From an optimization exercise on the open Yosys and OpenROAD flow, aimed at small area and a short achievable clock period; shortcuts taken in it are not production practice. Only simulation tests tie the RTL to the original design; equivalence was not proved. Power is estimated from default activity; no workload was simulated.

==> flow/design.v <==
`default_nettype none
module	axi_addr #(
		parameter	AW = 32,
				DW = 32,
		localparam	LENB = 8
	) (
		input	wire	[AW-1:0]	i_last_addr,
		input	wire	[2:0]		i_size,  
		input	wire	[1:0]		i_burst,  
		input	wire	[LENB-1:0]	i_len,
		output	reg	[AW-1:0]	o_next_addr
	);
	localparam		DSZ = $clog2(DW)-3;
	localparam [1:0]	FIXED     = 2'b00;
	reg	[AW-1:0]	wrap_mask, increment;
	always @(*)
	begin
		increment = 0;
		if (i_burst != 0)
		begin
			if (DSZ == 0)
				increment = 1;
			else if (DSZ == 1)
				increment = (i_size[0]) ? 2 : 1;
			else if (DSZ == 2)
				increment = (i_size[1]) ? 4 : ((i_size[0]) ? 2 : 1);
			else if (DSZ == 3)
				case(i_size[1:0])
				2'b00: increment = 1;
				2'b01: increment = 2;
				2'b10: increment = 4;
				2'b11: increment = 8;
				endcase
			else
				increment = (1<<i_size);
		end
	end
	always @(*)
	begin
		wrap_mask = 1;
		if (DSZ < 2)
			wrap_mask = wrap_mask | ({{(AW-4){1'b0}},i_len[3:0]} << (i_size[0]));
		else if (DSZ < 4)
			wrap_mask = wrap_mask | ({{(AW-4){1'b0}},i_len[3:0]} << (i_size[1:0]));
		else
			wrap_mask = wrap_mask | ({{(AW-4){1'b0}},i_len[3:0]} << (i_size));
		if (AW > 12)
			wrap_mask[(AW-1):((AW>12)? 12:(AW-1))] = 0;
	end
	always @(*)
	begin
		o_next_addr = i_last_addr + increment;
		if (i_burst != FIXED)
		begin
			if (DSZ < 2)
			begin
				if (i_size[0])
					o_next_addr[0] = 0;
			end else if (DSZ < 4)
			begin
				case(i_size[1:0])
				2'b00:  o_next_addr = o_next_addr;
				2'b01:  o_next_addr[  0] = 0;
				2'b10:  o_next_addr[(AW-1>1) ? 1 : (AW-1):0]= 0;
				2'b11:  o_next_addr[(AW-1>2) ? 2 : (AW-1):0]= 0;
				endcase
			end else begin
				case(i_size)
				3'b001:  o_next_addr[  0] = 0;
				3'b010:  o_next_addr[(AW-1>1) ? 1 : (AW-1):0]=0;
				3'b011:  o_next_addr[(AW-1>2) ? 2 : (AW-1):0]=0;
				3'b100:  o_next_addr[(AW-1>3) ? 3 : (AW-1):0]=0;
				3'b101:  o_next_addr[(AW-1>4) ? 4 : (AW-1):0]=0;
				3'b110:  o_next_addr[(AW-1>5) ? 5 : (AW-1):0]=0;
				3'b111:  o_next_addr[(AW-1>6) ? 6 : (AW-1):0]=0;
				default: o_next_addr = o_next_addr;
				endcase
			end
		end
		if (i_burst[1])
		begin
			o_next_addr[AW-1:0] = (i_last_addr & ~wrap_mask)
					| (o_next_addr & wrap_mask);
		end
		if (AW > 12)
			o_next_addr[AW-1:((AW>12)? 12:(AW-1))]
				= i_last_addr[AW-1:((AW>12) ? 12:(AW-1))];
	end
	/*verilator lint_off UNUSED*/
	wire	unused;
	assign	unused = (LENB <= 4) ? &{1'b0, i_len[0] }
				: &{ 1'b0, i_len[LENB-1:4], i_len[0] };
	/*verilator lint_on UNUSED*/
endmodule
`default_nettype	none
module sfifo #(
		parameter	BW=8,	 
		parameter 	LGFLEN=4,
		parameter [0:0]	OPT_ASYNC_READ = 1'b1,
		parameter [0:0]	OPT_WRITE_ON_FULL = 1'b0,
		parameter [0:0]	OPT_READ_ON_EMPTY = 1'b0
	) (
		input	wire		i_clk,
		input	wire		i_reset,
		input	wire		i_wr,
		input	wire [(BW-1):0]	i_data,
		output	wire 		o_full,
		output	reg [LGFLEN:0]	o_fill,
		input	wire		i_rd,
		output	reg [(BW-1):0]	o_data,
		output	wire		o_empty	 
	);
	localparam	FLEN=(1<<LGFLEN);
	reg			r_full, r_empty;
	reg	[(BW-1):0]	mem[0:(FLEN-1)];
	reg	[LGFLEN:0]	wr_addr, rd_addr;
	reg	[LGFLEN-1:0]	rd_next;
	wire	w_wr = (i_wr && !o_full);
	wire	w_rd = (i_rd && !o_empty);
	always @(posedge i_clk)
	if (i_reset)
		o_fill <= 0;
	else case({ w_wr, w_rd })
	2'b01: o_fill <= o_fill - 1;
	2'b10: o_fill <= o_fill + 1;
	default: o_fill <= wr_addr - rd_addr;
	endcase
	always @(posedge i_clk)
	if (i_reset)
		r_full <= 0;
	else case({ w_wr, w_rd})
	2'b01: r_full <= 1'b0;
	2'b10: r_full <= (o_fill == { 1'b0, {(LGFLEN){1'b1}} });
	default: r_full <= (o_fill == { 1'b1, {(LGFLEN){1'b0}} });
	endcase
	assign	o_full = (i_rd && OPT_WRITE_ON_FULL) ? 1'b0 : r_full;
	always @(posedge i_clk)
	if (i_reset)
		wr_addr <= 0;
	else if (w_wr)
		wr_addr <= wr_addr + 1'b1;
	always @(posedge i_clk)
	if (w_wr)
		mem[wr_addr[(LGFLEN-1):0]] <= i_data;
	always @(posedge i_clk)
	if (i_reset)
		rd_addr <= 0;
	else if (w_rd)
		rd_addr <= rd_addr + 1;
	always @(*)
		rd_next = rd_addr[LGFLEN-1:0] + 1;
	always @(posedge i_clk)
	if (i_reset)
		r_empty <= 1'b1;
	else case ({ w_wr, w_rd })
	2'b01: r_empty <= (o_fill <= 1);
	2'b10: r_empty <= 1'b0;
	default: begin end
	endcase
	assign	o_empty = (OPT_READ_ON_EMPTY && i_wr) ? 1'b0 : r_empty;
	generate if (OPT_ASYNC_READ && OPT_READ_ON_EMPTY)
	begin : ASYNCHRONOUS_READ_ON_EMPTY
		always @(*)
		begin
			o_data = mem[rd_addr[LGFLEN-1:0]];
			if (r_empty)
				o_data = i_data;
		end
	end else if (OPT_ASYNC_READ)
	begin : ASYNCHRONOUS_READ
		always @(*)
			o_data = mem[rd_addr[LGFLEN-1:0]];
	end else begin : REGISTERED_READ
		reg		bypass_valid;
		reg [BW-1:0]	bypass_data, rd_data;
		always @(posedge i_clk)
		if (i_reset)
			bypass_valid <= 0;
		else if (r_empty || i_rd)
			bypass_valid <= i_wr && (r_empty || (i_rd && o_fill == 1));
		always @(posedge i_clk)
		if (r_empty || i_rd)
			bypass_data <= i_data;
		always @(posedge i_clk)
		if (w_rd)
			rd_data <= mem[rd_next];
		always @(*)
		if (OPT_READ_ON_EMPTY && r_empty)
			o_data = i_data;
		else if (bypass_valid)
			o_data = bypass_data;
		else
			o_data = rd_data;
	end endgenerate
	/*verilator lint_off UNUSED*/
	wire	[LGFLEN-1:0]	unused;
	assign	unused = rd_next;
	/*verilator lint_on UNUSED*/
endmodule
`default_nettype wire
`default_nettype none
module skidbuffer #(
		parameter	[0:0]	OPT_LOWPOWER = 0,
		parameter	[0:0]	OPT_OUTREG = 1,
		parameter	[0:0]	OPT_PASSTHROUGH = 0,
		parameter		DW = 8,
		parameter	[0:0]	OPT_INITIAL = 1'b1
	) (
		input	wire			i_clk, i_reset,
		input	wire			i_valid,
		output	wire			o_ready,
		input	wire	[DW-1:0]	i_data,
		output	wire			o_valid,
		input	wire			i_ready,
		output	reg	[DW-1:0]	o_data
	);
	wire	[DW-1:0]	w_data;
	generate if (OPT_PASSTHROUGH)
	begin : PASSTHROUGH
		assign	{ o_valid, o_ready } = { i_valid, i_ready };
		always @(*)
		if (!i_valid && OPT_LOWPOWER)
			o_data = 0;
		else
			o_data = i_data;
		assign	w_data = 0;
		/*verilator lint_off UNUSED*/
		wire	unused_passthrough;
		assign	unused_passthrough = &{ 1'b0, i_clk, i_reset };
		/*verilator lint_on UNUSED*/
	end else begin : LOGIC
		reg			r_valid;
		reg	[DW-1:0]	r_data;
		always @(posedge i_clk)
		if (i_reset)
			r_valid <= 0;
		else if ((i_valid && o_ready) && (o_valid && !i_ready))
			r_valid <= 1;
		else if (i_ready)
			r_valid <= 0;
		always @(posedge i_clk)
		if (OPT_LOWPOWER && i_reset)
			r_data <= 0;
		else if (OPT_LOWPOWER && (!o_valid || i_ready))
			r_data <= 0;
		else if ((!OPT_LOWPOWER || !OPT_OUTREG || i_valid) && o_ready)
			r_data <= i_data;
		assign	w_data = r_data;
		assign o_ready = !r_valid;
		if (!OPT_OUTREG)
		begin : NET_OUTPUT
			assign	o_valid = !i_reset && (i_valid || r_valid);
			always @(*)
			if (r_valid)
				o_data = r_data;
			else if (!OPT_LOWPOWER || i_valid)
				o_data = i_data;
			else
				o_data = 0;
		end else begin : REG_OUTPUT
			reg	ro_valid;
			always @(posedge i_clk)
			if (i_reset)
				ro_valid <= 0;
			else if (!o_valid || i_ready)
				ro_valid <= (i_valid || r_valid);
			assign	o_valid = ro_valid;
			always @(posedge i_clk)
			if (OPT_LOWPOWER && i_reset)
				o_data <= 0;
			else if (!o_valid || i_ready)
			begin
				if (r_valid)
					o_data <= r_data;
				else if (!OPT_LOWPOWER || i_valid)
					o_data <= i_data;
				else
					o_data <= 0;
			end
		end
	end endgenerate
	/*verilator lint_off UNUSED*/
	wire	unused;
	assign	unused = &{ 1'b0, w_data };
	/*verilator lint_on UNUSED*/
endmodule
`default_nettype	none
module	wbarbiter #(
		parameter		DW=32, AW=32,
		parameter		SCHEME="ALTERNATING",
		parameter [0:0]		OPT_ZERO_ON_IDLE = 1'b0,
		parameter [31:0]	F_MAX_STALL = 3,
		parameter [31:0]	F_MAX_ACK_DELAY = 3,
		parameter [31:0]	F_LGDEPTH=3
	) (
		input	wire			i_clk, i_reset,
		input	wire			i_a_cyc, i_a_stb, i_a_we,
		input	wire	[(AW-1):0]	i_a_adr,
		input	wire	[(DW-1):0]	i_a_dat,
		input	wire	[(DW/8-1):0]	i_a_sel,
		output	wire			o_a_ack, o_a_stall, o_a_err,
		input	wire			i_b_cyc, i_b_stb, i_b_we,
		input	wire	[(AW-1):0]	i_b_adr,
		input	wire	[(DW-1):0]	i_b_dat,
		input	wire	[(DW/8-1):0]	i_b_sel,
		output	wire			o_b_ack, o_b_stall, o_b_err,
		output	wire			o_cyc, o_stb, o_we,
		output	wire	[(AW-1):0]	o_adr,
		output	wire	[(DW-1):0]	o_dat,
		output	wire	[(DW/8-1):0]	o_sel,
		input	wire			i_ack, i_stall, i_err
	);
	reg	r_a_owner;
	assign o_cyc = (r_a_owner) ? i_a_cyc : i_b_cyc;
	generate if (SCHEME == "PRIORITY")
	begin : PRI
		always @(posedge i_clk)
			if (!i_b_cyc)
				r_a_owner <= 1'b1;
			else if ((i_b_stb)&&(!i_a_cyc))
				r_a_owner <= 1'b0;
	end else if (SCHEME == "ALTERNATING")
	begin : ALT
		reg	last_owner;
		always @(posedge i_clk)
			if (i_reset)
				last_owner <= 1'b0;
			else if ((i_a_cyc)&&(r_a_owner))
				last_owner <= 1'b1;
			else if ((i_b_cyc)&&(!r_a_owner))
				last_owner <= 1'b0;
		always @(posedge i_clk)
			if ((!i_a_cyc)&&(!i_b_cyc))
				r_a_owner <= !last_owner;
			else if ((r_a_owner)&&(!i_a_cyc))
			begin
				if (i_b_stb)
					r_a_owner <= 1'b0;
			end else if ((!r_a_owner)&&(!i_b_cyc))
			begin
				if (i_a_stb)
					r_a_owner <= 1'b1;
			end
	end else  
	begin : LST
		always @(posedge i_clk)
			if ((!i_a_cyc)&&(i_b_stb))
				r_a_owner <= 1'b0;
			else if ((!i_b_cyc)&&(i_a_stb))
				r_a_owner <= 1'b1;
	end endgenerate
	assign o_we  = (r_a_owner) ? i_a_we  : i_b_we;
	generate if (OPT_ZERO_ON_IDLE)
	begin : ZERO_IDLE
		assign o_stb     = (o_cyc)? ((r_a_owner) ? i_a_stb : i_b_stb):0;
		assign o_adr     = (o_stb)? ((r_a_owner) ? i_a_adr : i_b_adr):0;
		assign o_dat     = (o_stb)? ((r_a_owner) ? i_a_dat : i_b_dat):0;
		assign o_sel     = (o_stb)? ((r_a_owner) ? i_a_sel : i_b_sel):0;
		assign o_a_ack   = (o_cyc)&&( r_a_owner) ? i_ack   : 1'b0;
		assign o_b_ack   = (o_cyc)&&(!r_a_owner) ? i_ack   : 1'b0;
		assign o_a_stall = (o_cyc)&&( r_a_owner) ? i_stall : 1'b1;
		assign o_b_stall = (o_cyc)&&(!r_a_owner) ? i_stall : 1'b1;
		assign o_a_err   = (o_cyc)&&( r_a_owner) ? i_err : 1'b0;
		assign o_b_err   = (o_cyc)&&(!r_a_owner) ? i_err : 1'b0;
	end else begin : LOW_LOGIC
		assign o_stb = (r_a_owner) ? i_a_stb : i_b_stb;
		assign o_adr = (r_a_owner) ? i_a_adr : i_b_adr;
		assign o_dat = (r_a_owner) ? i_a_dat : i_b_dat;
		assign o_sel = (r_a_owner) ? i_a_sel : i_b_sel;
		assign	o_a_ack   = ( r_a_owner) ? i_ack   : 1'b0;
		assign	o_b_ack   = (!r_a_owner) ? i_ack   : 1'b0;
		assign	o_a_stall = ( r_a_owner) ? i_stall : 1'b1;
		assign	o_b_stall = (!r_a_owner) ? i_stall : 1'b1;
		assign	o_a_err = ( r_a_owner) ? i_err : 1'b0;
		assign	o_b_err = (!r_a_owner) ? i_err : 1'b0;
	end endgenerate
	/*verilator lint_off UNUSED*/
	wire	unused;
	assign	unused = &{ 1'b0, i_reset, F_LGDEPTH, F_MAX_STALL,
					F_MAX_ACK_DELAY };
	/*verilator lint_on UNUSED*/
endmodule
`default_nettype wire
`default_nettype	none
module	aximrd2wbsp #(
		parameter C_AXI_ID_WIDTH	= 6,  
		parameter C_AXI_DATA_WIDTH	= 32, 
		parameter C_AXI_ADDR_WIDTH	= 28,	 
		localparam AXI_LSBS		= $clog2(C_AXI_DATA_WIDTH/8),
		localparam AW			= C_AXI_ADDR_WIDTH - AXI_LSBS,
		parameter LGFIFO                =  3,
		parameter [0:0] OPT_SWAP_ENDIANNESS = 1'b0,
		parameter [0:0] OPT_SIZESEL	= 1
	) (
		input	wire			S_AXI_ACLK,	 
		input	wire			S_AXI_ARESETN,	 
		input	wire			S_AXI_ARVALID,
		output	wire			S_AXI_ARREADY,
		input wire	[C_AXI_ID_WIDTH-1:0]	S_AXI_ARID,
		input	wire	[C_AXI_ADDR_WIDTH-1:0]	S_AXI_ARADDR,
		input	wire	[7:0]		S_AXI_ARLEN,
		input	wire	[2:0]		S_AXI_ARSIZE,
		input	wire	[1:0]		S_AXI_ARBURST,
		input	wire	[0:0]		S_AXI_ARLOCK,
		input	wire	[3:0]		S_AXI_ARCACHE,
		input	wire	[2:0]		S_AXI_ARPROT,
		input	wire	[3:0]		S_AXI_ARQOS,
		output	reg			S_AXI_RVALID,
		input	wire			S_AXI_RREADY,
		output	wire [C_AXI_ID_WIDTH-1:0] S_AXI_RID,
		output	wire [C_AXI_DATA_WIDTH-1:0] S_AXI_RDATA,
		output	wire 			S_AXI_RLAST,
		output	reg [1:0]		S_AXI_RRESP,
		output	reg				o_wb_cyc,
		output	reg				o_wb_stb,
		output	reg [(AW-1):0]			o_wb_addr,
		output	wire [(C_AXI_DATA_WIDTH/8-1):0]	o_wb_sel,
		input	wire				i_wb_stall,
		input	wire				i_wb_ack,
		input	wire [(C_AXI_DATA_WIDTH-1):0]	i_wb_data,
		input	wire				i_wb_err
	);
	wire				w_reset;
	wire				lastid_fifo_full, lastid_fifo_empty,
					resp_fifo_full, resp_fifo_empty;
	wire	[LGFIFO:0]		lastid_fifo_fill, resp_fifo_fill;
	reg				last_stb, last_ack, err_state;
	reg	[C_AXI_ID_WIDTH-1:0]	axi_id;
	reg	[7:0]			stblen;
	wire				skid_arvalid;
	wire	[C_AXI_ID_WIDTH-1:0]	skid_arid; 
	wire	[C_AXI_ADDR_WIDTH-1:0]	skid_araddr; 
	wire	[7:0]			skid_arlen; 
	wire	[2:0]			skid_arsize; 
	wire	[1:0]			skid_arburst; 
	reg				fifo_nearfull;
	wire				accept_request;
	reg	[1:0]			axi_burst;
	reg	[2:0]			axi_size;
	reg	[C_AXI_DATA_WIDTH/8-1:0] axi_strb;
	reg	[7:0]			axi_len;
	reg	[C_AXI_ADDR_WIDTH-1:0]	axi_addr;
	wire	[C_AXI_ADDR_WIDTH-1:0]	next_addr;
	wire				response_err;
	wire				lastid_fifo_wr;
	reg				midissue, wb_empty;
	reg	[LGFIFO+7:0]		acks_expected;
	reg	[C_AXI_DATA_WIDTH-1:0]	read_data;
	assign	w_reset = (S_AXI_ARESETN == 1'b0);
	skidbuffer #(
		.OPT_OUTREG(0),
		.DW(C_AXI_ID_WIDTH + C_AXI_ADDR_WIDTH + 8 + 3 + 2)
	) axirqbuf(S_AXI_ACLK, !S_AXI_ARESETN,
		S_AXI_ARVALID, S_AXI_ARREADY,
			{ S_AXI_ARID, S_AXI_ARADDR, S_AXI_ARLEN,
			  S_AXI_ARSIZE, S_AXI_ARBURST },
		skid_arvalid, accept_request,
			{ skid_arid, skid_araddr, skid_arlen,
			  skid_arsize, skid_arburst });
	assign	accept_request = (!err_state)
			&&((!o_wb_cyc)||(!i_wb_err))
			&&(!midissue
				||(o_wb_stb && last_stb && !i_wb_stall))
			&&(skid_arvalid)
			&&(wb_empty ||(skid_arid == axi_id));
	always @(posedge S_AXI_ACLK)
	if (w_reset)
	begin
		o_wb_stb <= 1'b0;
		o_wb_cyc <= 1'b0;
	end else if (err_state || (o_wb_cyc && i_wb_err))
	begin
		o_wb_cyc <= 1'b0;
		o_wb_stb <= 1'b0;
	end else if ((!o_wb_stb)||(!i_wb_stall))
	begin
		if (accept_request)
		begin
			o_wb_cyc <= 1'b1;
			if (lastid_fifo_full && (!S_AXI_RVALID||!S_AXI_RREADY))
				o_wb_stb <= 1'b0;
			else if (fifo_nearfull && midissue
				&& (!S_AXI_RVALID||!S_AXI_RREADY))
				o_wb_stb <= 1'b0;
			else
				o_wb_stb <= 1'b1;
		end else if (!o_wb_stb && midissue)
		begin
			if (S_AXI_RVALID)
				o_wb_stb <= S_AXI_RREADY;
		end else if (o_wb_stb && !last_stb)
		begin
			if (fifo_nearfull
				&& (!S_AXI_RVALID||!S_AXI_RREADY))
				o_wb_stb <= 1'b0;
		end else if (!o_wb_stb || last_stb)
		begin
			o_wb_stb <= 1'b0;
			if ((i_wb_ack)&&(last_ack))
				o_wb_cyc <= 1'b0;
			if (i_wb_err)
				o_wb_cyc <= 1'b0;
		end
	end
	always @(posedge S_AXI_ACLK)
	if (w_reset)
	begin
		stblen   <= 0;
		last_stb <= 0;
		midissue <= 0;
	end else if (accept_request)
	begin
		stblen   <= skid_arlen;
		last_stb <= (skid_arlen == 0);
		midissue <= 1'b1;
	end else if (lastid_fifo_wr)
	begin
		if (stblen > 0)
			stblen <= stblen - 1;
		last_stb <= (stblen == 1);
		midissue <= (stblen > 0);
	end
	always @(posedge S_AXI_ACLK)
	if (accept_request)
	begin
		axi_id    <= skid_arid;
		axi_burst <= skid_arburst;
		axi_size  <= skid_arsize;
		axi_len   <= skid_arlen;
		if (OPT_SIZESEL)
			axi_strb  <= (1<<(1<<(skid_arsize)))-1;
		else
			axi_strb  <= { (C_AXI_DATA_WIDTH/8){1'b1} };
	end
	axi_addr #(.AW(C_AXI_ADDR_WIDTH), .DW(C_AXI_DATA_WIDTH))
	next_read_addr(axi_addr, axi_size, axi_burst, axi_len, next_addr);
	always @(posedge S_AXI_ACLK)
	if (accept_request)
		axi_addr <= skid_araddr;
	else if (o_wb_stb && !i_wb_stall)
		axi_addr <= next_addr;
	always @(*)
		o_wb_addr = axi_addr[(C_AXI_ADDR_WIDTH-1):C_AXI_ADDR_WIDTH-AW];
	generate if (OPT_SIZESEL && C_AXI_DATA_WIDTH > 8)
	begin : MULTI_BYTE_SEL
		assign o_wb_sel = axi_strb << axi_addr[AXI_LSBS-1:0];
	end else begin : FULL_WORD_SEL
		assign	o_wb_sel = {(C_AXI_DATA_WIDTH/8){1'b1}};
		/*verilator lint_off UNUSED*/
		wire	unused_sel;
		assign	unused_sel = &{ 1'b0, axi_strb };
		/*verilator lint_on UNUSED*/
	end endgenerate
	assign	lastid_fifo_wr = (o_wb_stb && (i_wb_err || !i_wb_stall))
			||(err_state && midissue && !lastid_fifo_full);
	sfifo #(.BW(C_AXI_ID_WIDTH+1), .LGFLEN(LGFIFO))
	lastid_fifo(S_AXI_ACLK, w_reset,
		lastid_fifo_wr,
		{ axi_id, last_stb },
		lastid_fifo_full, lastid_fifo_fill,
		S_AXI_RVALID && S_AXI_RREADY,
		{ S_AXI_RID, S_AXI_RLAST },
		lastid_fifo_empty);
	generate if (OPT_SWAP_ENDIANNESS)
	begin : SWAP_ENDIANNESS
		integer	ik;
		always @(*)
		for(ik=0; ik<C_AXI_DATA_WIDTH/8; ik=ik+1)
			read_data[ik*8 +: 8]
				= i_wb_data[(C_AXI_DATA_WIDTH-(ik+1)*8) +: 8];
	end else begin : KEEP_ENDIANNESS
		always @(*)
			read_data = i_wb_data;
	end endgenerate
	sfifo #(.BW(C_AXI_DATA_WIDTH+1), .LGFLEN(LGFIFO))
	resp_fifo(S_AXI_ACLK, w_reset,
		o_wb_cyc && (i_wb_ack || i_wb_err), { read_data, i_wb_err },
		resp_fifo_full, resp_fifo_fill,
		S_AXI_RVALID && S_AXI_RREADY,
		{ S_AXI_RDATA, response_err },
		resp_fifo_empty);
	always @(posedge S_AXI_ACLK)
	if (!S_AXI_ARESETN || err_state)
		acks_expected <= 0;
	else case({ accept_request, o_wb_cyc && i_wb_ack })
	2'b01:	acks_expected <= acks_expected -1;
	2'b10:	acks_expected <= acks_expected+({{(LGFIFO){1'b0}},skid_arlen} + 1);
	2'b11:	acks_expected <= acks_expected+{{(LGFIFO){1'b0}},skid_arlen};
	default: begin end
	endcase
	always @(posedge S_AXI_ACLK)
	if (!S_AXI_ARESETN || err_state)
		last_ack <= 1;
	else case({ accept_request, i_wb_ack })
	2'b01:	last_ack <= (acks_expected <= 2);
	2'b10:	last_ack <= (acks_expected == 0)&&(skid_arlen == 0);
	2'b11:	last_ack <= (acks_expected < 2)&&(skid_arlen < 2)
				&&(!acks_expected[0]||!skid_arlen[0]);
	default: begin end
	endcase
	always @(posedge S_AXI_ACLK)
	if (!S_AXI_ARESETN)
		fifo_nearfull <= 1'b0;
	else case({ lastid_fifo_wr, S_AXI_RVALID && S_AXI_RREADY })
	2'b10: fifo_nearfull <= (lastid_fifo_fill >= (1<<LGFIFO)-2);
	2'b01: fifo_nearfull <= lastid_fifo_full;
	default: begin end
	endcase
	always @(posedge S_AXI_ACLK)
	if (!S_AXI_ARESETN || !o_wb_cyc)
		wb_empty <= 1'b1;
	else case({ lastid_fifo_wr, (i_wb_ack || i_wb_err) })
	2'b10: wb_empty <= 1'b0;
	2'b01: wb_empty <= (lastid_fifo_fill == resp_fifo_fill + 1);
	default: begin end
	endcase
	always @(*)
	begin
		S_AXI_RRESP[0] = 1'b0;
		S_AXI_RRESP[1] = response_err || (resp_fifo_empty && err_state);
		S_AXI_RVALID = !resp_fifo_empty
			|| (err_state && !lastid_fifo_empty);
	end
	always @(posedge S_AXI_ACLK)
	if (w_reset)
		err_state <= 1'b0;
	else if ((o_wb_cyc)&&(i_wb_err))
		err_state <= 1'b1;
	else if (lastid_fifo_empty && !midissue)
		err_state <= 1'b0;
	/*verilator lint_off UNUSED*/
	wire	unused;
	assign	unused = &{ 1'b0, S_AXI_ARLOCK, S_AXI_ARCACHE,
			S_AXI_ARPROT, S_AXI_ARQOS, resp_fifo_full };
	/*verilator lint_on UNUSED*/
endmodule
`default_nettype	none
module aximwr2wbsp #(
		parameter C_AXI_ID_WIDTH	= 6,
		parameter C_AXI_DATA_WIDTH	= 32,
		parameter C_AXI_ADDR_WIDTH	= 28,
		parameter [0:0] OPT_SWAP_ENDIANNESS = 1'b0,
		localparam AXI_LSBS		= $clog2(C_AXI_DATA_WIDTH)-3,
		localparam AW			= C_AXI_ADDR_WIDTH-AXI_LSBS,
		parameter LGFIFO                =  5
	) (
		input	wire			S_AXI_ACLK,	 
		input	wire			S_AXI_ARESETN,
		input	wire			S_AXI_AWVALID,
		output	wire			S_AXI_AWREADY,
		input	wire	[C_AXI_ID_WIDTH-1:0]	S_AXI_AWID,
		input	wire	[C_AXI_ADDR_WIDTH-1:0]	S_AXI_AWADDR,
		input	wire	[7:0]		S_AXI_AWLEN,
		input	wire	[2:0]		S_AXI_AWSIZE,
		input	wire	[1:0]		S_AXI_AWBURST,
		input	wire	[0:0]		S_AXI_AWLOCK,
		input	wire	[3:0]		S_AXI_AWCACHE,
		input	wire	[2:0]		S_AXI_AWPROT,
		input	wire	[3:0]		S_AXI_AWQOS,
		input	wire			S_AXI_WVALID,
		output	wire			S_AXI_WREADY,
		input	wire	[C_AXI_DATA_WIDTH-1:0]	S_AXI_WDATA,
		input	wire	[C_AXI_DATA_WIDTH/8-1:0] S_AXI_WSTRB,
		input	wire			S_AXI_WLAST,
		output	wire			S_AXI_BVALID,
		input	wire			S_AXI_BREADY,
		output	wire [C_AXI_ID_WIDTH-1:0] S_AXI_BID,
		output	wire [1:0]		S_AXI_BRESP,
		output	reg			o_wb_cyc,
		output	reg			o_wb_stb,
		output	reg [(AW-1):0]		o_wb_addr,
		output	reg [(C_AXI_DATA_WIDTH-1):0]	o_wb_data,
		output	reg [(C_AXI_DATA_WIDTH/8-1):0]	o_wb_sel,
		input	wire			i_wb_stall,
		input	wire			i_wb_ack,
		input	wire			i_wb_err
	);
	localparam DW			= C_AXI_DATA_WIDTH;
	wire			w_reset;
	wire			skid_awvalid;
	reg			accept_write_burst;
	wire [C_AXI_ID_WIDTH-1:0]	skid_awid;
	wire [C_AXI_ADDR_WIDTH-1:0]	skid_awaddr;
	wire	[7:0]		skid_awlen;
	wire	[2:0]		skid_awsize;
	wire	[1:0]		skid_awburst;
	wire				skid_wvalid, skid_wlast;
	reg				skid_wready;
	wire [C_AXI_DATA_WIDTH-1:0]	skid_wdata;
	wire [C_AXI_DATA_WIDTH/8-1:0]	skid_wstrb;
	reg				skid_awready;
	reg	[7:0]			axi_wlen, wlen;
	reg [C_AXI_ID_WIDTH-1:0]	axi_wid;
	reg [C_AXI_ADDR_WIDTH-1:0]	axi_waddr;
	wire [C_AXI_ADDR_WIDTH-1:0]	next_addr;
	reg	[1:0]			axi_wburst;
	reg	[2:0]			axi_wsize;
	reg	[LGFIFO+7:0]	acks_expected;
	reg	[LGFIFO:0]	writes_expected;
	reg			last_ack;
	reg			err_state;
	reg				read_ack_fifo;
	wire	[7:0]			fifo_ack_ln;
	reg	[8:0]			acklen;
	reg				ack_last, ack_err, ack_empty;
	reg	[LGFIFO:0]	total_fifo_fill;
	reg			total_fifo_full;
	wire			wb_ack_fifo_full, wb_ack_fifo_empty;
	wire	[LGFIFO:0]	wb_ack_fifo_fill;
	wire			err_fifo_full, err_fifo_empty;
	wire	[LGFIFO:0]	err_fifo_fill;
	reg			err_fifo_write;
	wire			bid_fifo_full, bid_fifo_empty;
	wire	[LGFIFO:0]	bid_fifo_fill;
	reg	[8:0]	next_acklen;
	reg	[1:0]	next_acklow;
	assign	w_reset = (S_AXI_ARESETN == 1'b0);
	skidbuffer #(
		.OPT_OUTREG(0),
		.DW(C_AXI_ADDR_WIDTH+C_AXI_ID_WIDTH+8+3+2))
	awskid(S_AXI_ACLK, !S_AXI_ARESETN, S_AXI_AWVALID, S_AXI_AWREADY,
		{ S_AXI_AWID, S_AXI_AWADDR, S_AXI_AWLEN,
			S_AXI_AWSIZE, S_AXI_AWBURST },
		skid_awvalid, accept_write_burst,
		{ skid_awid, skid_awaddr, skid_awlen,
			skid_awsize, skid_awburst });
	skidbuffer #(
		.OPT_OUTREG(0),
		.DW(C_AXI_DATA_WIDTH + C_AXI_DATA_WIDTH/8+1))
	wskid(S_AXI_ACLK, !S_AXI_ARESETN,
		S_AXI_WVALID, S_AXI_WREADY,
		{ S_AXI_WDATA, S_AXI_WSTRB, S_AXI_WLAST },
		skid_wvalid, skid_wready,
		{ skid_wdata, skid_wstrb, skid_wlast });
	always @(*)
	begin
		accept_write_burst = (skid_awready)&&(!o_wb_stb || !i_wb_stall)
				&&(!err_state)&&(skid_awvalid)
				&&(!total_fifo_full);
		if (axi_wid != skid_awid && (acks_expected > 0))
			accept_write_burst = 0;
		if (!skid_wvalid)
			accept_write_burst = 0;
	end
	always @(*)
		skid_wready = (!o_wb_stb || !i_wb_stall || err_state)
			&&(!skid_awready || accept_write_burst);
	always @(posedge S_AXI_ACLK)
	if (!S_AXI_ARESETN)
		skid_awready <= 1'b1;
	else if (accept_write_burst)
		skid_awready <= (skid_awlen == 0)&&(skid_wvalid)&&(skid_wlast);
	else if (skid_wvalid && skid_wready && skid_wlast)
		skid_awready <= 1'b1;
	always @(posedge S_AXI_ACLK)
	if (accept_write_burst)
	begin
		axi_wid   <= skid_awid;
		axi_waddr <= skid_awaddr;
		axi_wsize  <= skid_awsize;
		axi_wburst <= skid_awburst;
		axi_wlen   <= skid_awlen;
		wlen <= skid_awlen;
	end else if (skid_wvalid && skid_wready)
	begin
		axi_waddr <= next_addr;
		if (!skid_awready)
			wlen <= wlen - 1;
	end
	axi_addr #(.AW(C_AXI_ADDR_WIDTH), .DW(C_AXI_DATA_WIDTH))
	next_write_addr(axi_waddr, axi_wsize, axi_wburst, axi_wlen, next_addr);
	always @(posedge S_AXI_ACLK)
	if (!S_AXI_ARESETN || err_state || (o_wb_cyc && i_wb_err))
	begin
		o_wb_cyc <= 1'b0;
		o_wb_stb <= 1'b0;
	end else if (accept_write_burst)
	begin
		o_wb_cyc <= 1'b1;
		o_wb_stb <= skid_wvalid && skid_wready;
	end else begin
		if (!o_wb_stb || !i_wb_stall)
			o_wb_stb <= (!skid_awready)&&(skid_wvalid&&skid_wready);
		if (o_wb_cyc && last_ack && i_wb_ack && !skid_awvalid)
			o_wb_cyc <= 0;
	end
	always @(*)
		o_wb_addr = axi_waddr[C_AXI_ADDR_WIDTH-1:AXI_LSBS];
	generate if (OPT_SWAP_ENDIANNESS)
	begin : SWAP_ENDIANNESS
		integer	ik;
		always @(posedge S_AXI_ACLK)
		if (!o_wb_stb || !i_wb_stall)
		begin
			for(ik=0; ik<DW/8; ik=ik+1)
			begin
				o_wb_data[ik*8 +: 8]
					<= skid_wdata[(DW/8-1-ik)*8 +: 8];
				o_wb_sel[ik]  <= skid_wstrb[DW/8-1-ik];
			end
		end
	end else begin : KEEP_ENDIANNESS
		always @(posedge S_AXI_ACLK)
		if (!o_wb_stb || !i_wb_stall)
		begin
			o_wb_data <= skid_wdata;
			o_wb_sel  <= skid_wstrb;
		end
	end endgenerate
	always @(posedge S_AXI_ACLK)
	if (!S_AXI_ARESETN)
	begin
		writes_expected <= 0;
	end else case({skid_wvalid && skid_wready && skid_wlast,
			S_AXI_BVALID && S_AXI_BREADY })
	2'b01:	writes_expected <= writes_expected - 1;
	2'b10:	writes_expected <= writes_expected + 1;
	default: begin end
	endcase
	always @(posedge S_AXI_ACLK)
	if (!S_AXI_ARESETN || i_wb_err || err_state)
	begin
		acks_expected <= 0;
	end else case({skid_awvalid && accept_write_burst, {i_wb_ack|i_wb_err}})
	2'b01:	acks_expected <= acks_expected - 1;
	2'b10:	acks_expected <= acks_expected + ({{(LGFIFO){1'b0}},skid_awlen} + 1);
	2'b11:	acks_expected <= acks_expected +  {{(LGFIFO){1'b0}},skid_awlen};
	default: begin end
	endcase
	always @(posedge S_AXI_ACLK)
	if (!S_AXI_ARESETN || i_wb_err || err_state)
	begin
		last_ack <= 1;
	end else case({skid_awvalid && accept_write_burst, i_wb_ack })
	2'b01:	last_ack <= (acks_expected <= 2);
	2'b10:	last_ack <= (acks_expected == 0)&&(skid_awlen == 0);
	2'b11:	last_ack <= last_ack && (skid_awlen == 0);
	default: begin end
	endcase
	always @(posedge S_AXI_ACLK)
	if (!S_AXI_ARESETN)
		total_fifo_fill <= 0;
	else case({ accept_write_burst, S_AXI_BVALID && S_AXI_BREADY })
	2'b01: total_fifo_fill <= total_fifo_fill - 1;
	2'b10: total_fifo_fill <= total_fifo_fill + 1;
	default: begin end
	endcase
	always @(*)
		total_fifo_full = total_fifo_fill[LGFIFO];
	sfifo #(.BW(8), .LGFLEN(LGFIFO),
		.OPT_ASYNC_READ(1'b1))
	wb_ack_fifo(S_AXI_ACLK, !S_AXI_ARESETN,
		accept_write_burst, skid_awlen,
		wb_ack_fifo_full, wb_ack_fifo_fill,
		read_ack_fifo, fifo_ack_ln, wb_ack_fifo_empty);
	always @(*)
	begin
		read_ack_fifo = ack_last && (i_wb_ack || i_wb_err);
		if (err_state || ack_empty)
			read_ack_fifo = 1;
		if (wb_ack_fifo_empty)
			read_ack_fifo = 1'b0;
	end
	always @(*)
		next_acklen = fifo_ack_ln + ((acklen[0] ? 1:0)
				+ ((i_wb_ack|i_wb_err)? 0:1));
	always @(*)
		next_acklow = fifo_ack_ln[0] + ((acklen[0] ? 1:0)
				+ ((i_wb_ack|i_wb_err)? 0:1));
	always @(posedge S_AXI_ACLK)
	if (!S_AXI_ARESETN || err_state)
	begin
		acklen   <= 0;
		ack_last <= 0;
		ack_empty<= 1;
	end else if (read_ack_fifo)
	begin
		acklen   <= next_acklen;
		ack_last <= (fifo_ack_ln < 2)&&(next_acklow == 1);
		ack_empty<= (fifo_ack_ln == 0)&&(!acklen[0])
					&&(i_wb_ack || i_wb_err);
	end else if (i_wb_ack || i_wb_err)
	begin
		if (acklen > 0)
			acklen <= acklen - 1;
		ack_last <= (acklen == 2);
		ack_empty <= ack_last;
	end
	always @(posedge S_AXI_ACLK)
	if (read_ack_fifo)
	begin
		ack_err <= (wb_ack_fifo_empty) || err_state || i_wb_err;
	end else if (i_wb_ack || i_wb_err || err_state)
		ack_err <= ack_err || (i_wb_err || err_state);
	always @(posedge S_AXI_ACLK)
	if (!S_AXI_ARESETN)
		err_state <= 0;
	else if (o_wb_cyc && i_wb_err)
		err_state <= 1;
	else if ((total_fifo_fill == bid_fifo_fill)
		&&(total_fifo_fill == err_fifo_fill))
		err_state <= 0;
	always @(posedge S_AXI_ACLK)
	if (!S_AXI_ARESETN)
		err_fifo_write <= 0;
	else if (read_ack_fifo && ack_empty && fifo_ack_ln == 0)
		err_fifo_write <= (i_wb_ack || i_wb_err || err_state);
	else if (ack_last)
		err_fifo_write <= (i_wb_ack || i_wb_err || err_state);
	else
		err_fifo_write <= 1'b0;
	sfifo #(.BW(C_AXI_ID_WIDTH), .LGFLEN(LGFIFO))
	bid_fifo(S_AXI_ACLK, !S_AXI_ARESETN,
		skid_wvalid && skid_wready && skid_wlast,
			(total_fifo_fill == bid_fifo_fill) ? skid_awid:axi_wid,
		bid_fifo_full, bid_fifo_fill,
		S_AXI_BVALID & S_AXI_BREADY, S_AXI_BID, bid_fifo_empty);
	sfifo #(.BW(1), .LGFLEN(LGFIFO))
	err_fifo(S_AXI_ACLK, !S_AXI_ARESETN,
		err_fifo_write, { ack_err || i_wb_err },
		err_fifo_full, err_fifo_fill,
		S_AXI_BVALID & S_AXI_BREADY, S_AXI_BRESP[1], err_fifo_empty);
	assign	S_AXI_BVALID = !bid_fifo_empty && !err_fifo_empty;
	assign	S_AXI_BRESP[0]= 1'b0;
	/*verilator lint_on UNUSED*/
	wire	unused;
	assign	unused = &{ 1'b0, S_AXI_AWBURST, S_AXI_AWSIZE,
			S_AXI_AWLOCK, S_AXI_AWCACHE, S_AXI_AWPROT,
			S_AXI_AWQOS, S_AXI_WLAST,
			wb_ack_fifo_full, wb_ack_fifo_fill,
			bid_fifo_full, err_fifo_full,
			w_reset
			};
	/*verilator lint_off UNUSED*/
endmodule
`default_nettype	none
module axim2wbsp #(
		parameter C_AXI_ID_WIDTH = 2,  
		parameter  C_AXI_DATA_WIDTH  = 32, 
		parameter  C_AXI_ADDR_WIDTH	= 28,	 
		localparam AXI_LSBS		= $clog2(C_AXI_DATA_WIDTH)-3,
		localparam DW			= C_AXI_DATA_WIDTH,
		localparam AW			= C_AXI_ADDR_WIDTH - AXI_LSBS,
		parameter  LGFIFO		= 5,
		parameter [0:0]	OPT_SWAP_ENDIANNESS = 1'b0,
		parameter [0:0]	OPT_READONLY	= 1'b0,
		parameter [0:0]	OPT_WRITEONLY	= 1'b0
	) (
		input	wire			S_AXI_ACLK,	 
		input	wire			S_AXI_ARESETN,
		input	wire			S_AXI_AWVALID,
		output	wire			S_AXI_AWREADY,
		input	wire	[C_AXI_ID_WIDTH-1:0]	S_AXI_AWID,
		input	wire	[C_AXI_ADDR_WIDTH-1:0]	S_AXI_AWADDR,
		input	wire	[7:0]		S_AXI_AWLEN,
		input	wire	[2:0]		S_AXI_AWSIZE,
		input	wire	[1:0]		S_AXI_AWBURST,
		input	wire	[0:0]		S_AXI_AWLOCK,
		input	wire	[3:0]		S_AXI_AWCACHE,
		input	wire	[2:0]		S_AXI_AWPROT,
		input	wire	[3:0]		S_AXI_AWQOS,
		input	wire			S_AXI_WVALID,
		output	wire			S_AXI_WREADY, 
		input	wire [C_AXI_DATA_WIDTH-1:0]   S_AXI_WDATA,
		input	wire [C_AXI_DATA_WIDTH/8-1:0] S_AXI_WSTRB,
		input	wire			S_AXI_WLAST,
		output	wire 			S_AXI_BVALID, 
		input	wire			S_AXI_BREADY,
		output	wire [C_AXI_ID_WIDTH-1:0] S_AXI_BID,
		output	wire [1:0]		S_AXI_BRESP,
		input	wire			S_AXI_ARVALID,
		output	wire			S_AXI_ARREADY,
		input	wire [C_AXI_ID_WIDTH-1:0]   S_AXI_ARID,
		input	wire [C_AXI_ADDR_WIDTH-1:0] S_AXI_ARADDR,
		input	wire	[7:0]		S_AXI_ARLEN,
		input	wire	[2:0]		S_AXI_ARSIZE,
		input	wire	[1:0]		S_AXI_ARBURST,
		input	wire	[0:0]		S_AXI_ARLOCK,
		input	wire	[3:0]		S_AXI_ARCACHE,
		input	wire	[2:0]		S_AXI_ARPROT,
		input	wire	[3:0]		S_AXI_ARQOS,
		output	wire			S_AXI_RVALID,   
		input	wire			S_AXI_RREADY,   
		output	wire [C_AXI_ID_WIDTH-1:0]   S_AXI_RID,  
		output	wire [C_AXI_DATA_WIDTH-1:0] S_AXI_RDATA, 
		output	wire			S_AXI_RLAST,    
		output	wire [1:0]		S_AXI_RRESP,    
		output	wire				o_reset,
		output	wire				o_wb_cyc,
		output	wire				o_wb_stb,
		output	wire				o_wb_we,
		output	wire [(AW-1):0]			o_wb_addr,
		output	wire [(C_AXI_DATA_WIDTH-1):0]	o_wb_data,
		output	wire [(C_AXI_DATA_WIDTH/8-1):0]	o_wb_sel,
		input	wire				i_wb_stall,
		input	wire				i_wb_ack,
		input	wire [(C_AXI_DATA_WIDTH-1):0]	i_wb_data,
		input	wire				i_wb_err
	);
	wire	[(AW-1):0]			w_wb_addr, r_wb_addr;
	wire	[(C_AXI_DATA_WIDTH-1):0]	w_wb_data;
	wire	[(C_AXI_DATA_WIDTH/8-1):0]	w_wb_sel, r_wb_sel;
	wire	r_wb_err, r_wb_cyc, r_wb_stb, r_wb_stall, r_wb_ack;
	wire	w_wb_err, w_wb_cyc, w_wb_stb, w_wb_stall, w_wb_ack;
	wire	r_wb_we, w_wb_we;
	assign	r_wb_we = 1'b0;
	assign	w_wb_we = 1'b1;
	generate if (!OPT_READONLY)
	begin : AXI_WR
		aximwr2wbsp #(
			.C_AXI_ID_WIDTH(C_AXI_ID_WIDTH),
			.C_AXI_DATA_WIDTH(C_AXI_DATA_WIDTH),
			.C_AXI_ADDR_WIDTH(C_AXI_ADDR_WIDTH),
			.OPT_SWAP_ENDIANNESS(OPT_SWAP_ENDIANNESS),
			.LGFIFO(LGFIFO)
		) axi_write_decoder(
			.S_AXI_ACLK(S_AXI_ACLK), .S_AXI_ARESETN(S_AXI_ARESETN),
			.S_AXI_AWVALID(S_AXI_AWVALID),
			.S_AXI_AWREADY(S_AXI_AWREADY),
			.S_AXI_AWID(   S_AXI_AWID),
			.S_AXI_AWADDR( S_AXI_AWADDR),
			.S_AXI_AWLEN(  S_AXI_AWLEN),
			.S_AXI_AWSIZE( S_AXI_AWSIZE),
			.S_AXI_AWBURST(S_AXI_AWBURST),
			.S_AXI_AWLOCK( S_AXI_AWLOCK),
			.S_AXI_AWCACHE(S_AXI_AWCACHE),
			.S_AXI_AWPROT( S_AXI_AWPROT),
			.S_AXI_AWQOS(  S_AXI_AWQOS),
			.S_AXI_WVALID( S_AXI_WVALID),
			.S_AXI_WREADY( S_AXI_WREADY),
			.S_AXI_WDATA(  S_AXI_WDATA),
			.S_AXI_WSTRB(  S_AXI_WSTRB),
			.S_AXI_WLAST(  S_AXI_WLAST),
			.S_AXI_BVALID(S_AXI_BVALID),
			.S_AXI_BREADY(S_AXI_BREADY),
			.S_AXI_BID(   S_AXI_BID),
			.S_AXI_BRESP( S_AXI_BRESP),
			.o_wb_cyc(  w_wb_cyc),
			.o_wb_stb(  w_wb_stb),
			.o_wb_addr( w_wb_addr),
			.o_wb_data( w_wb_data),
			.o_wb_sel(  w_wb_sel),
			.i_wb_ack(  w_wb_ack),
			.i_wb_stall(w_wb_stall),
			.i_wb_err(  w_wb_err)
		);
	end else begin : NO_WRITE_CHANNEL
		assign	w_wb_cyc  = 0;
		assign	w_wb_stb  = 0;
		assign	w_wb_addr = 0;
		assign	w_wb_data = 0;
		assign	w_wb_sel  = 0;
		assign	S_AXI_AWREADY = 0;
		assign	S_AXI_WREADY  = 0;
		assign	S_AXI_BVALID  = 0;
		assign	S_AXI_BRESP   = 2'b11;
		assign	S_AXI_BID     = 0;
	end endgenerate
	generate if (!OPT_WRITEONLY)
	begin : AXI_RD
		aximrd2wbsp #(
			.C_AXI_ID_WIDTH(C_AXI_ID_WIDTH),
			.C_AXI_DATA_WIDTH(C_AXI_DATA_WIDTH),
			.C_AXI_ADDR_WIDTH(C_AXI_ADDR_WIDTH),
			.OPT_SWAP_ENDIANNESS(OPT_SWAP_ENDIANNESS),
			.LGFIFO(LGFIFO)
		) axi_read_decoder(
			.S_AXI_ACLK(S_AXI_ACLK), .S_AXI_ARESETN(S_AXI_ARESETN),
			.S_AXI_ARVALID(S_AXI_ARVALID),
			.S_AXI_ARREADY(S_AXI_ARREADY),
			.S_AXI_ARID(   S_AXI_ARID),
			.S_AXI_ARADDR( S_AXI_ARADDR),
			.S_AXI_ARLEN(  S_AXI_ARLEN),
			.S_AXI_ARSIZE( S_AXI_ARSIZE),
			.S_AXI_ARBURST(S_AXI_ARBURST),
			.S_AXI_ARLOCK( S_AXI_ARLOCK),
			.S_AXI_ARCACHE(S_AXI_ARCACHE),
			.S_AXI_ARPROT( S_AXI_ARPROT),
			.S_AXI_ARQOS(  S_AXI_ARQOS),
			.S_AXI_RVALID(S_AXI_RVALID),
			.S_AXI_RREADY(S_AXI_RREADY),
			.S_AXI_RID(   S_AXI_RID),
			.S_AXI_RDATA( S_AXI_RDATA),
			.S_AXI_RLAST( S_AXI_RLAST),
			.S_AXI_RRESP( S_AXI_RRESP),
			.o_wb_cyc(  r_wb_cyc),
			.o_wb_stb(  r_wb_stb),
			.o_wb_addr( r_wb_addr),
			.o_wb_sel(  r_wb_sel),
			.i_wb_ack(  r_wb_ack),
			.i_wb_stall(r_wb_stall),
			.i_wb_data( i_wb_data),
			.i_wb_err(  r_wb_err)
		);
	end else begin : NO_READ_CHANNEL
		assign	r_wb_cyc  = 0;
		assign	r_wb_stb  = 0;
		assign	r_wb_addr = 0;
		assign S_AXI_ARREADY = 0;
		assign S_AXI_RVALID  = 0;
		assign S_AXI_RID     = 0;
		assign S_AXI_RDATA   = 0;
		assign S_AXI_RLAST   = 0;
		assign S_AXI_RRESP   = 0;
	end endgenerate
	generate if (OPT_READONLY)
	begin : ARB_RD
		assign	o_wb_cyc  = r_wb_cyc;
		assign	o_wb_stb  = r_wb_stb;
		assign	o_wb_we   = r_wb_we;
		assign	o_wb_addr = r_wb_addr;
		assign	o_wb_data = 0;
		assign	o_wb_sel  = r_wb_sel;
		assign	r_wb_ack  = i_wb_ack;
		assign	r_wb_stall= i_wb_stall;
		assign	r_wb_ack  = i_wb_ack;
		assign	r_wb_err  = i_wb_err;
	end else if (OPT_WRITEONLY)
	begin : ARB_WR
		assign	o_wb_cyc  = w_wb_cyc;
		assign	o_wb_stb  = w_wb_stb;
		assign	o_wb_we   = w_wb_we;
		assign	o_wb_addr = w_wb_addr;
		assign	o_wb_data = w_wb_data;
		assign	o_wb_sel  = w_wb_sel;
		assign	w_wb_ack  = i_wb_ack;
		assign	w_wb_stall= i_wb_stall;
		assign	w_wb_ack  = i_wb_ack;
		assign	w_wb_err  = i_wb_err;
	end else begin : ARB_WB
		wbarbiter	#(.DW(DW), .AW(AW))
		readorwrite(S_AXI_ACLK, o_reset,
			r_wb_cyc, r_wb_stb, r_wb_we, r_wb_addr, w_wb_data, r_wb_sel,
				r_wb_ack, r_wb_stall, r_wb_err,
			w_wb_cyc, w_wb_stb, w_wb_we, w_wb_addr, w_wb_data, w_wb_sel,
				w_wb_ack, w_wb_stall, w_wb_err,
			o_wb_cyc, o_wb_stb, o_wb_we, o_wb_addr, o_wb_data, o_wb_sel,
				i_wb_ack, i_wb_stall, i_wb_err
			);
	end endgenerate
	assign	o_reset = (S_AXI_ARESETN == 1'b0);
endmodule
==> flow/run.sh <==
#!/bin/bash
# synth_recipe.tcl (not shown) runs the flow's synth.tcl, then flattens the netlist and writes it again
# the make line also repeats each setting of config.mk as NAME=value (left out here)
make -C /OpenROAD-flow-scripts/flow DESIGN_CONFIG=/design/flow/config.mk WORK_HOME=/design/flow/orfs CLKGATE_MAP_FILE= SYNTH_SCRIPT=/design/flow/synth_recipe.tcl finish
==> flow/config.mk <==
export PLATFORM = sky130hd
export DESIGN_NAME = axim2wbsp
export DESIGN_NICKNAME = axim2wbsp
export VERILOG_FILES = /design/flow/design.v
export SDC_FILE = /design/flow/constraint.sdc
export NUM_CORES = 4
export LEC_CHECK = 0
export CAP_MARGIN = 20
export CORE_MARGIN = 2
export CORE_UTILIZATION = 40
export PLACE_DENSITY = 0.6
export SLEW_MARGIN = 20
==> flow/constraint.sdc <==
create_clock -name core_clock -period 5.5 [get_ports {S_AXI_ACLK}]
set_input_delay 1.1000 -clock core_clock [delete_from_list [all_inputs] [get_ports {S_AXI_ACLK}]]
set_output_delay 1.1000 -clock core_clock [all_outputs]
set_load 0.01 [all_outputs]
==> results.py <==
metrics = {
    "status": {
        "outcome": "complete, no violations",
    },
    "sta": {
        "finalSetupViolations": 0,
        "report.final.slew_viol_count": 0,
        "tns_ns": 0,
        "period_share_pct": 93.6,
        "holdWs_ns": 0.466,
        "rsz0062_at_grt": "false",
        "maxSlewHeadroom_pct": 31.0,
        "hold_viol": 0,
        "finClkSkew_ns": 0.0774,
        "fin_crit_ns": 5.15,
    },
    "place": {
        "dp.final_hpwl_mm": 109,
        "pre_cts_ws_ns": 0.106,
        "placed_cell_area_um2": 86400,
        "place_inst": 7439,
        "place.gp.congestion": 0.804,
        "port_buffers": 273,
    },
    "power_and_ir_drop": {
        "power_frac_seq_pct": 46.8,
        "ir_worst_vdd_mv": 0.362,
        "powerDensity_nw_per_um2": 403,
        "clkPwrFrac_pct": 36.0,
        "pwr-share-comb_pct": 17.3,
        "internal_power_mw": 27.7,
        "power_mw": 37.5,
        "switching_share_pct": 26.1,
    },
    "synthesis": {
        "synth_top_area_share_pct": 61.1,
        "synth_top_area_cell": "edfxtp_1",
        "ys_warn_count": 11,
        "synth_cells": 4628,
        "avgSynthCellArea_um2": 17.2,
        "synth_commonest_cells": "edfxtp_1 (1622), mux4_2 (429), nor2_1 (357), dfxtp_1 (316), nand2_1 (227)",
        "synth_edf_count": 1622,
        "ys_ff_latch": 1938,
        "synth_cell_types": 87,
        "synthFlopType": "edfxtp_1",
        "seq_area_frac_synth_pct": 69.1,
        "synth_area_um2": 79700,
    },
    "critical_path": {
        "crit_path_end_kind": "output pin",
        "worstSetupEndpoint": "S_AXI_RDATA[31]",
        "rrSetupSlack_ns": 1.38,
        "cp_data_arrival_time_ns": 4.05,
        "crit_fanout": 24,
        "timing.rr.start": "AXI_WR.axi_write_decoder.awskid.LOGIC.r_valid",
        "startpoint_type": "flip-flop",
        "cpPeakStageDelay_ns": 0.73,
        "crit_family": "multiplexers",
        "slowest_stage": "dfxtp_4",
        "cp.depth": 6,
        "reg2regPathDepth": 14,
        "r2r-end": "AXI_WR.axi_write_decoder.bid_fifo.o_fill[3]",
        "crit_chain": "buf_4 > buf_4 > mux4_2 > mux4_2 > mux2_2 > clkdlybuf4s50_1",
    },
    "flow_run": {
        "drv_cap": 0,
    },
    "clocking": {
        "cts_htree_levels": 4,
        "cts.clk_slew.worst_paths_ns": 0.06,
        "cts_setup_buffers": 0,
        "cts_tree": "yes",
        "cts.sinks": 1938,
        "clk_path_buf_depth": 3,
        "worst_skew_pair.late_latency_ns": 0.86,
    },
    "global_route": {
        "grt_max_degree": 75,
        "busiest_layer": "met2",
        "grt_pass1_wl_mm": 272,
        "grtUsageMet1_pct": 24.2,
        "use_met3_pct": 2.95,
        "antenna_found_initial": 14,
        "use_met2_pct": 29.7,
    },
    "routing": {
        "vias_per_cell": 5.40,
        "wl_met1_mm": 78.2,
        "drc_errors": 0,
        "drt_first_pass_iters": 5,
        "wl_met3_mm": 10.1,
        "wl_mm": 182,
    },
    "worst_hold_path": {
        "holdPathEnd": "AXI_RD.axi_read_decoder.axirqbuf.LOGIC.r_data[35]",
        "hold_depth": 1,
        "hp-class": "flip-flop to flip-flop",
        "hp-start": "AXI_RD.axi_read_decoder.axirqbuf.LOGIC.r_data[35]",
    },
    "cells_and_area": {
        "clock_buffers": 258,
        "nets": 5331,
        "stdcell_count": 7817,
        "largest_reg_flops": 1056,
        "clock_area_share_pct": 7.13,
        "diodes": 1,
        "drive_gt1_share_pct": 21.7,
        "layout.comb_gates.multi_input": 2328,
        "regArea_um2": 55100,
        "n_all_inverters": 130,
        "utilization_pct": 47.1,
    },
    "floorplan": {
        "core_um2": 198000,
        "die_y_um": 450,
        "die_w_um": 450,
        "design.portCount": 301,
        "taps": 2640,
        "row_count": 163,
        "die_area_um2": 203000,
    },
}
-- cells in the final DEF (no fill, tap or decap), types with 36 or more instances in the layout --
master	n
and3_1	48
clkdlybuf4s50_1	267
xor2_1	76
nand2_1	227
o21ai_0	52
buf_4	100
inv_1	126
mux2_2	180
nor3_1	47
ha_1	130
dfxtp_1	305
a211oi_1	46
a21oi_1	109
clkbuf_1	41
mux4_2	429
nand3_1	55
edfxtp_1	1622
clkinv_2	36
xnor2_1	99
nor2_1	325
clkbuf_16	199
mux2i_1	75
clkinv_1	43
-- power groups by stage --
| stage | clock network (mW) | logic, mW | registers (mW) |
|---|---|---|---|
| floorplan | 0 | 4.46 | 17.6 |
| global placement | 0 | 6.45 | 17.8 |
| detailed placement | 0 | 6.52 | 17.9 |
| CTS | 13.8 | 6.55 | 17.5 |
| global route | 14.4 | 7.12 | 17.6 |
| finish | 13.5 | 6.47 | 17.5 |
-- cells by family (layout without fill, tap and decap cells) --
family	Yosys count	in the layout	synth area share [%]
buf+inv	364	910	1.88
fa+ha+maj	142	142	2.34
simple gates	918	918	5.36
mux	701	701	16.2
xor+xnor	175	175	1.92
compound gates	388	388	3.27
flops	1938	1938	69.1
other cells	2	5	0.00942
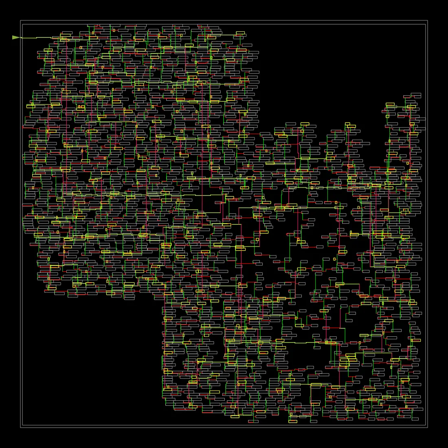
Fig. 1. The clock network.
Seq cells: 1938
Inserted Clock Buffers: 197
Clk power: 13.5 mW

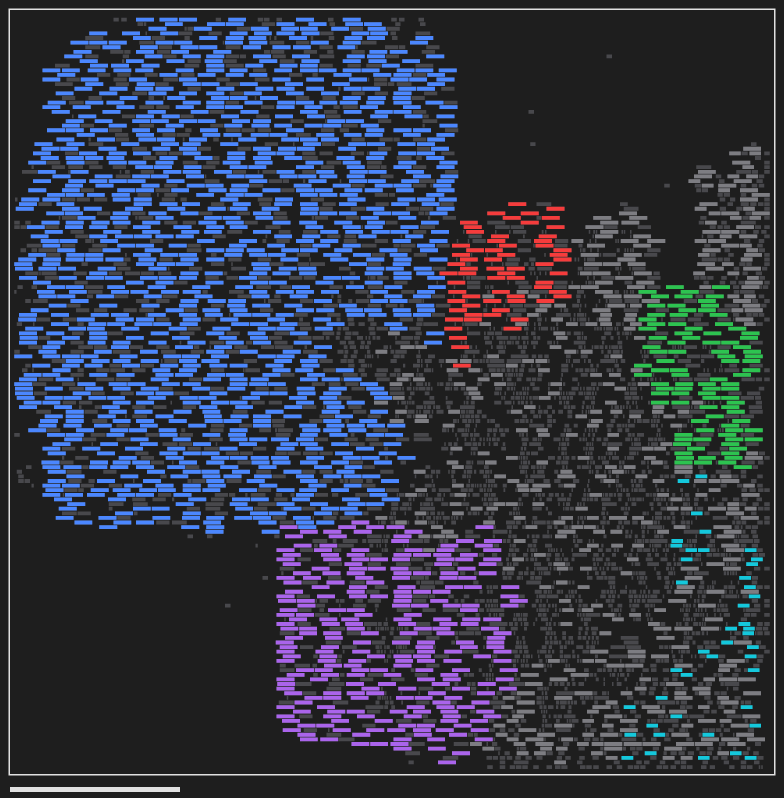
Fig. 2. Register map, names as in the netlist.
The bar under the picture is 100 um long.
`AXI_RD.axi_read_decoder.lastid_fifo.mem`: drawn in green, sequential cells 96, where east. `AXI_RD.axi_read_decoder.resp_fifo.mem`: drawn in blue, sequential cells 1056. `AXI_WR.axi_write_decoder.bid_fifo.mem`: drawn in red, sequential cells 64. `AXI_RD.axi_read_decoder.axirqbuf.LOGIC.r_data`: drawn in cyan, sequential cells 43, where south-east. `AXI_WR.axi_write_decoder.wb_ack_fifo.mem`: drawn in purple, sequential cells 256, where south.
Another 423 sequential cells are not colored.

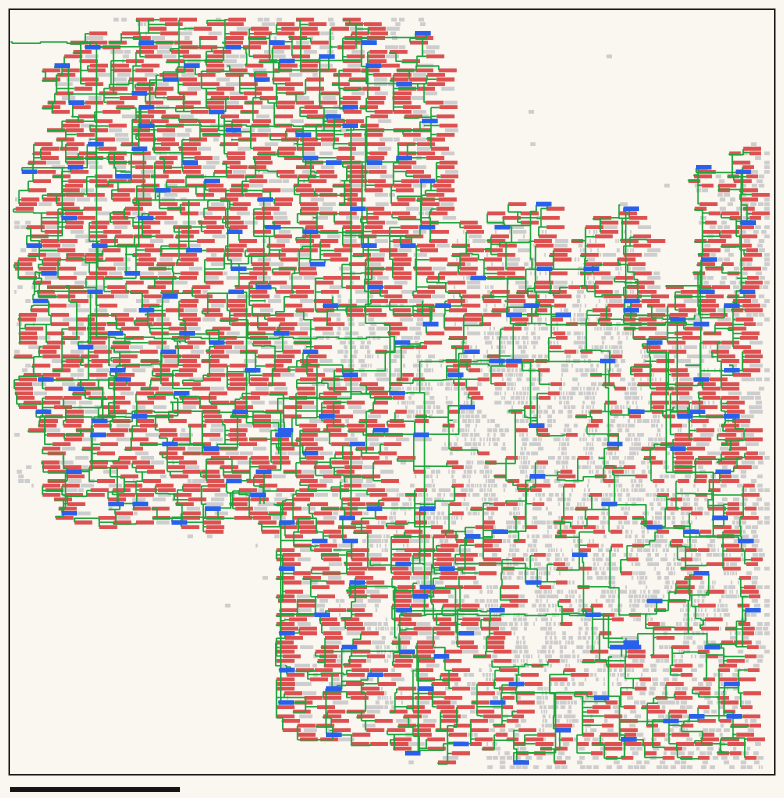
Fig. 3. Clock network drawn from the DEF.
The bar under the picture is 100 um long.
clock-net drivers: drawn in blue, count 197. flip-flops: drawn in red, count 1938. clock wires: drawn in green, length 22.9 mm.
Position of the flops: all over the die.

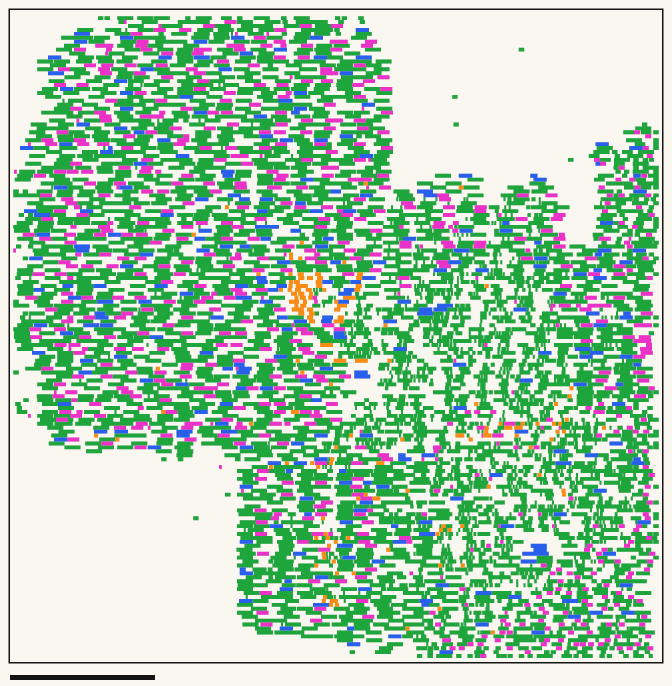
Fig. 4. Cell sizes after repair.
The bar under the picture is 100 um long.
x1 and smaller: drawn in green, cells 4053, share 78%, most used edfxtp_1. x6 and larger: drawn in blue, cells 280, share 5.4%, most used clkbuf_16. x3 and x4: drawn in orange, cells 148, share 2.9%, most used buf_4. x2: drawn in magenta, cells 695, share 13%, most used mux4_2.
Area Growth Syn to Fin: 16.7%
worst setup margin: 0.355 ns
fin area: 93000 um2
Non-CTS buffers: 405

==> port drivers added, routing unchanged <==
The results above use ideal ports. As a check the final layout listed here was re-extracted and re-timed, cells and wires unchanged. Step 1 sets driving cells, clkbuf_16 on the clock port and buf_2 on the other inputs (assumed; they add their load-dependent delay and slew). Step 2, shift: input delay + t, output delay - t, t = (earliest + latest rising clock arrival at the registers) / 2. This alone moves slack from input paths to output paths. Three values: ideal, step 1, step 2; two values: the first two.
t (ns): 0.910
setup slack, ns: 0.355 / 0.263 / 0.043
latest minus earliest clock arrival (ns): 0.081 / 0.082
After both steps this run still meets setup and hold. For this run, drivers alone change the setup slack by -0.092 ns; drivers and shift together by -0.312 ns.
